Background: an optimization exercise with open tools, aiming at small area. Do not read the settings as production practice. Function was checked by simulation only, so behaviour that the tests miss may differ from the original. The series may have gaps, and a smaller design here may also do less where the tests do not look.

## flow/design.v in outline (module list and top-level ports)
// module fpu_fa: 4 lines
// module fpu_ha: 4 lines
// module fpu_unpack: 29 lines
// module fpu_compute: 982 lines
// module fpu_cpa: 299 lines
// module fpu_normalize: 20 lines
// module fpu_top: 50 lines
module fpu_top(
    input clk,
    input [31:0] a,
    input [31:0] b,
    input [1:0] op,
    output [31:0] out
    );
  // ...
==> flow/flow/run.sh <==
#!/bin/bash
# Standard ORFS layout (standard.sh) with two changes:
#  - synthesis runs flow/synth.tcl: the standard flow's synthesis script, except that the
#    final ABC mapping uses area-oriented ABC scripts (flow/area.abc,
#    flow/area2.abc) for every module but the multiplier's final adder, and
#    full/half adder cells are extracted only in the adder cell modules;
#  - the input and output ports are buffered with sky130_fd_sc_hd__buf_1
#    instead of the delay buffer that buffer_ports picks by default.
# make's full output goes to flow.log (ORFS's per-step logs are in orfs/logs).
bash standard.sh SYNTH_SCRIPT=$PWD/flow/synth.tcl "BUFFER_PORTS_ARGS=-buffer_cell sky130_fd_sc_hd__buf_1" finish > flow.log 2>&1
==> flow/flow/area.abc <==
strash
dch -f
amap
==> flow/flow/area2.abc <==
strash
dc2
dch -f
amap
==> flow/flow/synth.tcl <==
# The standard flow's synthesis script (synth_recipe.tcl) with two changes:
#  - the final ABC mapping uses ORFS's speed script only for the final adder
#    of the multiplier (fpu_cpa); the other modules are mapped with the
#    area-oriented ABC scripts named below (files next to this one);
#  - full and half adder cells are extracted only in the adder cell modules
#    fpu_fa and fpu_ha (elsewhere ABC maps the logic).
# Everything else, registers included, is as in synth_recipe.tcl.
proc synth {args} { yosys synth -nofsm -noshare {*}$args }
set my_here [file dirname [file normalize [info script]]]
set my_abc_map [list \
  [list {fpu_cpa} {}] \
  [list {fpu_compute fpu_top fpu_fa fpu_ha} area.abc] \
  [list {fpu_unpack fpu_normalize} area2.abc]]
proc abc {args} {
  foreach m $::my_abc_map {
    lassign $m mods script
    set a $args
    if {$script ne ""} {
      set i [lsearch -exact $a -script]
      set a [lreplace $a [expr {$i + 1}] [expr {$i + 1}] [file join $::my_here $script]]
    }
    yosys abc {*}$a {*}$mods
  }
}
proc extract_fa {args} { yosys extract_fa {*}$args fpu_fa fpu_ha }
source $::env(SCRIPTS_DIR)/synth.tcl
# left out here: clear keep_hierarchy, flatten, clean up, hide names made inside functions, write 1_2_yosys.v
==> flow/standard.sh <==
#!/bin/bash
# synth_recipe.tcl (not shown) runs the flow's synth.tcl, then flattens the netlist and writes it again
# the make line also repeats each setting of config.mk as NAME=value (left out here)
make -C /OpenROAD-flow-scripts/flow DESIGN_CONFIG=/design/flow/config.mk WORK_HOME=/design/flow/orfs CLKGATE_MAP_FILE= SYNTH_SCRIPT=/design/flow/synth_recipe.tcl "${@:-finish}"
==> flow/config.mk <==
export PLATFORM = sky130hd
export DESIGN_NAME = fpu_top
export DESIGN_NICKNAME = fpu_top
export VERILOG_FILES = /design/flow/design.v
export SDC_FILE = /design/flow/constraint.sdc
export NUM_CORES = 4
export LEC_CHECK = 0
export CAP_MARGIN = 20
export CORE_MARGIN = 2
export CORE_UTILIZATION = 60
export PLACE_DENSITY = 0.9
export SLEW_MARGIN = 20
export SYNTH_HIERARCHICAL = 1
export SYNTH_MINIMUM_KEEP_SIZE = 0
==> flow/constraint.sdc <==
create_clock -name core_clock -period 7.5 [get_ports {clk}]
set_input_delay 1.5000 -clock core_clock [delete_from_list [all_inputs] [get_ports {clk}]]
set_output_delay 1.5000 -clock core_clock [all_outputs]
set_load 0.01 [all_outputs]
Figure 1. M2 wires (run 1).
(2 px per um)
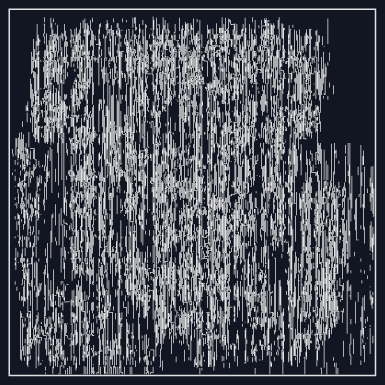
The longest straight run is 56.4 um. 2380 nets have wire on it. The layer holds 42% of the routed length. The wires run mostly vertical. The layer carries 27.4 mm of wire.
WL final: 65400 um
GRT met2 Usage: 59.1%
DR vias: 19962

Figure 2. M4 wires (run 1).
(2 px per um)
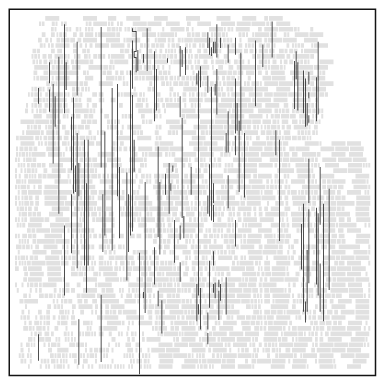
The layer carries 3330 um of wire. The longest straight run is 112 um. The layer holds 5.1% of the routed length. The wires run mostly vertical. 103 nets have wire on it.

Figure 3. Path with the least slack (run 1).
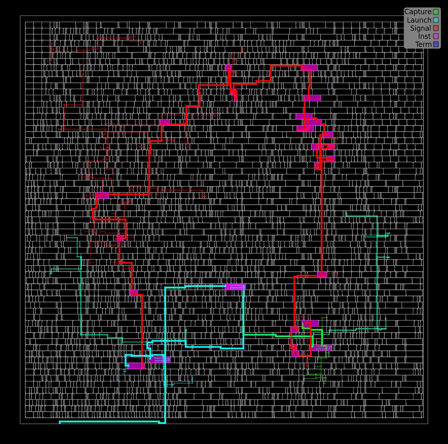
setup TNS: 0 ps
clock period minus worst slack: 7180 ps

Figure 4. M3 wires (run 1).
(2 px per um)
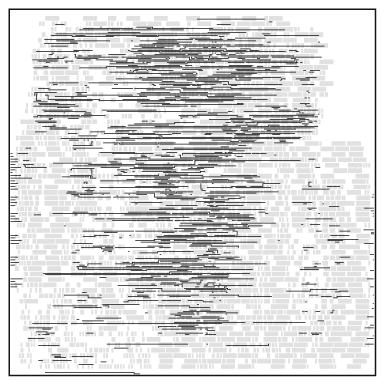
The layer carries 9850 um of wire. 411 nets have wire on it. The longest straight run is 105 um. The layer holds 15% of the routed length. The wires run mostly horizontal.
met3 GRT Util: 14.2%

==> impl_metrics.ini, run 1 <==
[route]
drc_errors = 0
dr.pass1.iters = 6
wl_met3_um = 9850
drt-met1-wl_um = 24900
antenna_left = 0
met2WireLength_um = 27400
wl_per_cell_um = 22.4
vias_per_cell = 6.82
topRoutingLayerUsed = met4
drt_iter0_drc = 2479

[sta]
slew_headroom_pct = 18.4
rsz0062_at_grt = false
fmax_mhz = 139
finalHoldViolCount = 0
setup_viol = 0
fin_crit_sh_pct = 95.8
timing.hold.ws_ps = 321
slew_viol_final = 0
worstMarginPinSlew_ps = 1220
finClkSkew_ps = 16.9
setup_slack_ps = 317

[synth]
ys_top_cells_by_area = fa_1 27%, dfxtp_1 20%, o22ai_1 12%, o21ai_0 9.8%, nand2_1 6.6%
syn-num-nets = 2665
synth_fa_ha_area_share_pct = 30.5
synth_xor_area_share_pct = 1.06
syn_area_um2 = 19100
ys_types = 60
yosysTopAreaCell = fa_1
ys_top_cells_by_count = 372 x o21ai_0, 362 x o22ai_1, 335 x nand2_1
synth_top_family_by_area = compound AO/OA/AOI/OAI gates
synthMuxAreaShare_pct = 0.0525
synth-compound-area-share_pct = 31.6
synth.most_common_cell = o21ai_0
synth_edf_count = 0
synthArstFlopShare_pct = 0
ys_ff_latch = 194
yosys.area_share.simple_pct = 14.2
avgSynthCellArea_um2 = 8.34
ys.flop_type = dfxtp_1
synth_cells = 2289
yosysWarnings = 7
ys_seq_area_share_pct = 20.4
synth_top_cell_area_share_pct = 27.1

[cells_and_area]
final_common_cell = o21ai_0
ff_latch_area_um2 = 3880
final_cell_mix = 370 x o21ai_0, 362 x o22ai_1, 335 x nand2_1
fillerInstances = 2506
final_layout_size_suffix_gt1_share_pct = 6.38
fin_nets = 2886
multi_input_area_share_pct = 69.3
bufAreaShareNonClock_pct = 5.36
seq_share_pct = 18.1
seq_cell_count = 194
multiInputGateArea_um2 = 14900
insertedDiodeCount = 0
largestClassByArea = multi-input combinational cells
area_share_clock_buf_inv_pct = 2.87
clkbuf_count = 18
area_delta_synth_final_pct = 12.7
final_core_util_pct = 68.3
final_area_um2 = 21500
inv_count = 117
final_cells = 2925
buffers = 202
multi_input_cells = 1978

[critical_path]
crit_family = adder cells
crit_top_cell = fa_1
crit_required_ps = 7820
crit_cells = 22
r2r_setup_slack_ps = 320
critPathMaxStageDelay_ps = 740
critPathMaxFanout = 31
path_buf_inv = 3
critPathKind = flop to flop
cp-start-kind = flop
reg2reg_depth = 22
slowest_stage = o311ai_2
end_kind = flop
crit_chain = clkinv_4 > buf_4 > o311ai_2 > buf_6 > o22ai_1 > nand2_1 > o21ai_0 > fa_1 > fa_1 > fa_1 > fa_1 > fa_1 > ha_1 > nand3_1 > nor3_1 > o211ai_1 > a311oi_1 > nor3_2 > o221a_2 > o2111ai_1 > a21oi_1 > xnor2_1
cp.arrival_ps = 7500

[global_route]
first_global_vias = 19243
grt_max_degree = 60
grt_antenna_before_repair = 0
grt_overflow_total = 0
grt_use_total_pct = 39.5
grt.busiest_layer = met2
use_met1_pct = 51.6
grt_pass1_wl_um = 103000

[clock_network]
path_clk_slew_ps = 80
cts_made_buffers = 17
clockBufferDepth = 2
cts-root-buf = clkbuf_16
clock_sinks = 194
htree_levels = 4
cts_tree = done
cts_setup_buffers = 0
postCtsHoldBufs = 0
clk_latency_ps = 440
cts_resized = 0

[min_path]
whs_path_depth = 0
hp-class = flop to flop

[placed_design]
post-dp-hpwl_um = 49000
dp.cells = 2893
io_buffers = 98
pre_cts_ws_ps = 356
globalplace.congestion = 1.00
dpl-instance-area_um2 = 20900

[die]
die-area_um2 = 33200
fp-row-count = 65
initial_utilization_pct = 60.6
nWellTaps = 402
die-width_um = 182
die_y_um = 182
coreArea_um2 = 31500
ios = 99

[outcome]
outcome = complete, no violations

[flow_run]
max_cap_viol_count = 0
--- run 2 (diff from run 1) ---
--- a/flow/config.mk
+++ b/flow/config.mk
@@ -7,7 +7,7 @@
 export LEC_CHECK = 0
 export CAP_MARGIN = 20
 export CORE_MARGIN = 2
-export CORE_UTILIZATION = 60
+export CORE_UTILIZATION = 40
 export PLACE_DENSITY = 0.9
 export SLEW_MARGIN = 20
 export SYNTH_HIERARCHICAL = 1
Figure 5. M4 wires (run 2).
(2 px per um)
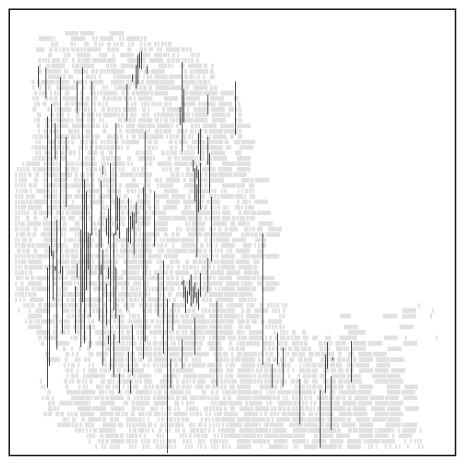
The layer holds 4.7% of the routed length. The wires run mostly vertical. 81 nets have wire on it. The layer carries 2890 um of wire.
DR vias: 19602
WL final: 61400 um

==> run 2 against run 1 <==
Compared with the run above:
- still clean
- utilization is 23 points lower
- final cell count rose by 7.1%
- via count fell by 1.8%
- area after synthesis unchanged
- count of clock-buffer cells in the layout fell by 1
- critical endpoint unchanged
- highest routed layer unchanged
==> impl_metrics.ini, run 2 <==
[sta]
worstMarginPinSlew_ps = 1080
slew_viol_final = 0
fin_crit_sh_pct = 95.4
finClkSkew_ps = 14.9
fin_setup_tns_ps = 0
timing.hold.ws_ps = 319
finalHoldViolCount = 0
slew_headroom_pct = 27.7
setup_viol = 0
finalCriticalPeriod_ps = 7160
rsz0062_at_grt = false
fmax_mhz = 140
setup_slack_ps = 342

[cells_and_area]
seq_share_pct = 17.9
clkbuf_count = 17
final_area_um2 = 21700
buffers = 197
area_delta_synth_final_pct = 13.9
largestClassByArea = multi-input combinational cells
inv_count = 117
seq_cell_count = 194
final_layout_size_suffix_gt1_share_pct = 6.24
fillerInstances = 4468
multi_input_cells = 1978
final_common_cell = o21ai_0
area_share_clock_buf_inv_pct = 2.97
insertedDiodeCount = 0
ff_latch_area_um2 = 3880
multi_input_area_share_pct = 68.4
final_cell_mix = 370 x o21ai_0, 362 x o22ai_1, 335 x nand2_1
final_cells = 3133
final_core_util_pct = 45.8
multiInputGateArea_um2 = 14900
fin_nets = 2881
bufAreaShareNonClock_pct = 5.11

[synth]
ys.flop_type = dfxtp_1
ys_top_cells_by_count = 372 x o21ai_0, 362 x o22ai_1, 335 x nand2_1
synth_top_cell_area_share_pct = 27.1
synthArstFlopShare_pct = 0
ys_ff_latch = 194
yosysTopAreaCell = fa_1
syn-num-nets = 2665
syn_area_um2 = 19100
ys_types = 60
synth_top_family_by_area = compound AO/OA/AOI/OAI gates
synth_fa_ha_area_share_pct = 30.5
yosys.area_share.simple_pct = 14.2
synth-compound-area-share_pct = 31.6
synthMuxAreaShare_pct = 0.0525
synth_edf_count = 0
yosysWarnings = 7
avgSynthCellArea_um2 = 8.34
ys_top_cells_by_area = fa_1 27%, dfxtp_1 20%, o22ai_1 12%, o21ai_0 9.8%, nand2_1 6.6%
synth_xor_area_share_pct = 1.06
synth_cells = 2289
ys_seq_area_share_pct = 20.4
synth.most_common_cell = o21ai_0

[route]
met2WireLength_um = 27300
wl_met3_um = 7680
drt_iter0_drc = 2889
drc_errors = 0
dr.pass1.iters = 10
drt-met1-wl_um = 23500
vias_per_cell = 6.26
antenna_left = 0
topRoutingLayerUsed = met4
wl_per_cell_um = 19.6

[critical_path]
critPathMaxStageDelay_ps = 560
r2r_setup_slack_ps = 340
end_kind = flop
cp-start-kind = flop
critPathKind = flop to flop
crit_family = adder cells
crit_required_ps = 7890
critPathMaxFanout = 10
cp.arrival_ps = 7550
reg2reg_depth = 23
crit_chain = clkinv_1 > nor2_1 > nand3_1 > o21ai_0 > o311ai_2 > buf_4 > o22ai_1 > o21ai_0 > fa_1 > fa_1 > fa_1 > fa_1 > fa_1 > ha_1 > a21oi_1 > o21ai_1 > a21oi_1 > a211oi_1 > nor3_2 > o221a_2 > o2111ai_1 > a21oi_1 > xnor2_1
path_buf_inv = 2
slowest_stage = fa_1
crit_cells = 23
crit_top_cell = fa_1

[clock_network]
clock_sinks = 194
cts_setup_buffers = 0
postCtsHoldBufs = 0
cts_made_buffers = 17
path_clk_slew_ps = 90
cts_resized = 0
htree_levels = 4
cts-root-buf = clkbuf_16
clockBufferDepth = 2
clk_latency_ps = 460
cts_tree = done

[placed_design]
io_buffers = 98
globalplace.congestion = 0.981
post-dp-hpwl_um = 45400
pre_cts_ws_ps = 342
dpl-instance-area_um2 = 21100
dp.cells = 3100

[min_path]
whs_path_depth = 0
hp-class = flop to flop

[die]
die-area_um2 = 49500
fp-row-count = 80
nWellTaps = 615
coreArea_um2 = 47400
die-width_um = 222
die_y_um = 222
initial_utilization_pct = 40.2
ios = 99

[flow_run]
max_cap_viol_count = 0

[global_route]
grt_util_met3_pct = 6.04
use_met1_pct = 30.9
grt_antenna_before_repair = 0
first_global_vias = 18441
grt_pass1_wl_um = 96900
grt_overflow_total = 0
grt_use_total_pct = 24.3
grt.busiest_layer = met2
grt_max_degree = 51

[outcome]
outcome = complete, no violations
Figure 6. M2 wires (run 2).
(1.5 px per um)
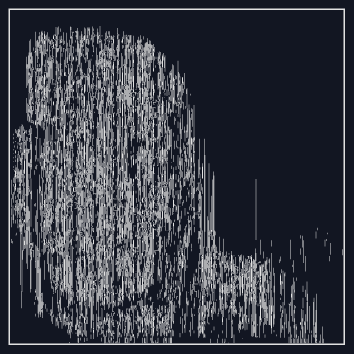
2400 nets have wire on it. The wires run mostly vertical. The layer holds 44% of the routed length.
GRT met2 Usage: 39.2%

--- run 3 (diff from run 2) ---
--- a/flow/config.mk
+++ b/flow/config.mk
@@ -7,8 +7,8 @@
 export LEC_CHECK = 0
 export CAP_MARGIN = 20
 export CORE_MARGIN = 2
-export CORE_UTILIZATION = 40
-export PLACE_DENSITY = 0.9
+export CORE_UTILIZATION = 50
+export PLACE_DENSITY = 0.85
 export SLEW_MARGIN = 20
 export SYNTH_HIERARCHICAL = 1
 export SYNTH_MINIMUM_KEEP_SIZE = 0
Figure 7. M4 wires (run 3).
(2 px per um)
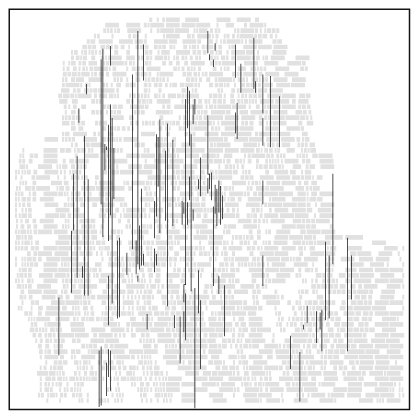
85 nets have wire on it. The layer carries 2800 um of wire. The layer holds 4.3% of the routed length. The wires run mostly vertical. The longest straight run is 116 um.
DR vias: 19821
WL final: 64900 um

==> run 3 against run 2 <==
Compared with the run above:
- still clean
- sequential cell count unchanged
- register-to-register slack improved by 140 ps
- die area decreased by 20%
==> impl_metrics.ini, run 3 <==
[route]
drt-met1-wl_um = 24900
vias_per_cell = 6.52
topRoutingLayerUsed = met4
wl_met3_um = 8780
wl_per_cell_um = 21.3
dr.pass1.iters = 9
drt_iter0_drc = 2627
antenna_left = 0
met2WireLength_um = 28400
drc_errors = 0

[flow_run]
max_cap_viol_count = 0

[die]
die-width_um = 199
coreArea_um2 = 37700
ios = 99
fp-row-count = 71
die-area_um2 = 39700
die_y_um = 199
initial_utilization_pct = 50.7

[global_route]
first_global_vias = 18859
grt_pass1_wl_um = 100000
grt_util_met3_pct = 10.4
grt_max_degree = 51
grt_antenna_before_repair = 0
grt_use_total_pct = 32.4
grt.busiest_layer = met2

[sta]
slew_viol_final = 0
worstMarginPinSlew_ps = 1060
finClkSkew_ps = 11.9
timing.hold.ws_ps = 321
setup_viol = 0
finalCriticalPeriod_ps = 7020
fmax_mhz = 143
slew_headroom_pct = 29.3
finalHoldViolCount = 0

[placed_design]
globalplace.congestion = 1.02
pre_cts_ws_ps = 172
post-dp-hpwl_um = 49100
dp.cells = 3005
dpl-instance-area_um2 = 21000

[synth]
ys_types = 60
synth_fa_ha_area_share_pct = 30.5
ys.flop_type = dfxtp_1
ys_seq_area_share_pct = 20.4
syn_area_um2 = 19100
synth_xor_area_share_pct = 1.06
avgSynthCellArea_um2 = 8.34
synth.most_common_cell = o21ai_0
synth_top_cell_area_share_pct = 27.1
ys_ff_latch = 194
yosys.area_share.simple_pct = 14.2
yosysWarnings = 7
ys_top_cells_by_count = 372 x o21ai_0, 362 x o22ai_1, 335 x nand2_1
synthMuxAreaShare_pct = 0.0525
synth_edf_count = 0
ys_top_cells_by_area = fa_1 27%, dfxtp_1 20%, o22ai_1 12%, o21ai_0 9.8%, nand2_1 6.6%
synthArstFlopShare_pct = 0
synth_top_family_by_area = compound AO/OA/AOI/OAI gates

[clock_network]
clockBufferDepth = 2
cts_tree = done
cts_resized = 1
postCtsHoldBufs = 0
path_clk_slew_ps = 90

[min_path]
hp-class = flop to flop
whs_path_depth = 0

[critical_path]
critPathKind = flop to flop
reg2reg_depth = 23
critPathMaxFanout = 24
crit_top_cell = fa_1
r2r_setup_slack_ps = 480
crit_family = adder cells
end_kind = flop
cp.arrival_ps = 7400
crit_cells = 23
crit_required_ps = 7880
slowest_stage = fa_1

[cells_and_area]
seq_share_pct = 17.8
final_core_util_pct = 57.8
multi_input_cells = 1978
largestClassByArea = multi-input combinational cells
area_share_clock_buf_inv_pct = 3.01
bufAreaShareNonClock_pct = 5.61
insertedDiodeCount = 0
final_cell_mix = 369 x o21ai_0, 362 x o22ai_1, 335 x nand2_1
seq_cell_count = 194
buffers = 210
area_delta_synth_final_pct = 14.1
multiInputGateArea_um2 = 14900
clkbuf_count = 17
fin_nets = 2894
final_area_um2 = 21800
ff_latch_area_um2 = 3880

[outcome]
outcome = complete, no violations
Figure 8. Metal 1 (run 3).
(2 px per um)
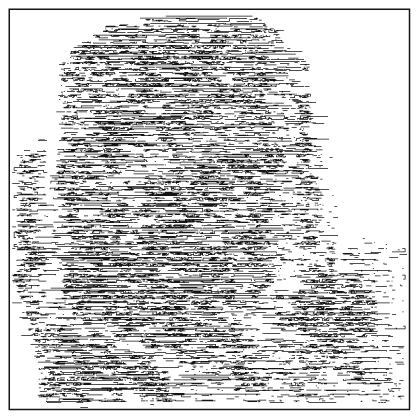
The longest straight run is 44.5 um. The layer holds 38% of the routed length. The wires run mostly horizontal.
met1 Resource Use GR: 41.9%

afterwards: timing with drivers on the ports:
Ports are ideal in the flow. The routed layouts listed here were re-timed in OpenROAD. Step 1 sets driving cells, clkbuf_16 on the clock port and buf_2 on the other inputs (assumed; they add their load-dependent delay and slew). Step 2 moves the port delays by t, midway between the first and last clock arrival at a register: inputs arrive t later, outputs are due t later. That takes back most of the time a late clock gives input paths. a / b / c = ideal ports / drivers / drivers and shift; a / b = the first two.
run	shift t [ns]	setup WS [ns]	hold slack, ns	latest minus earliest clock arrival (ns)	slew at the worst register clock pin (ns)
run 1	0.483	0.317 / 0.317 / 0.317	0.321 / 0.321 / 0.321	0.017 / 0.017	0.08 / 0.08
run 2	0.508	0.342 / 0.342 / 0.342	0.319 / 0.319 / 0.319	0.015 / 0.015	0.09 / 0.09
run 3	0.489	0.484 / 0.484 / 0.484	0.321 / 0.321 / 0.321	0.018 / 0.019	0.09 / 0.09
After both steps every run listed still meets setup and hold.
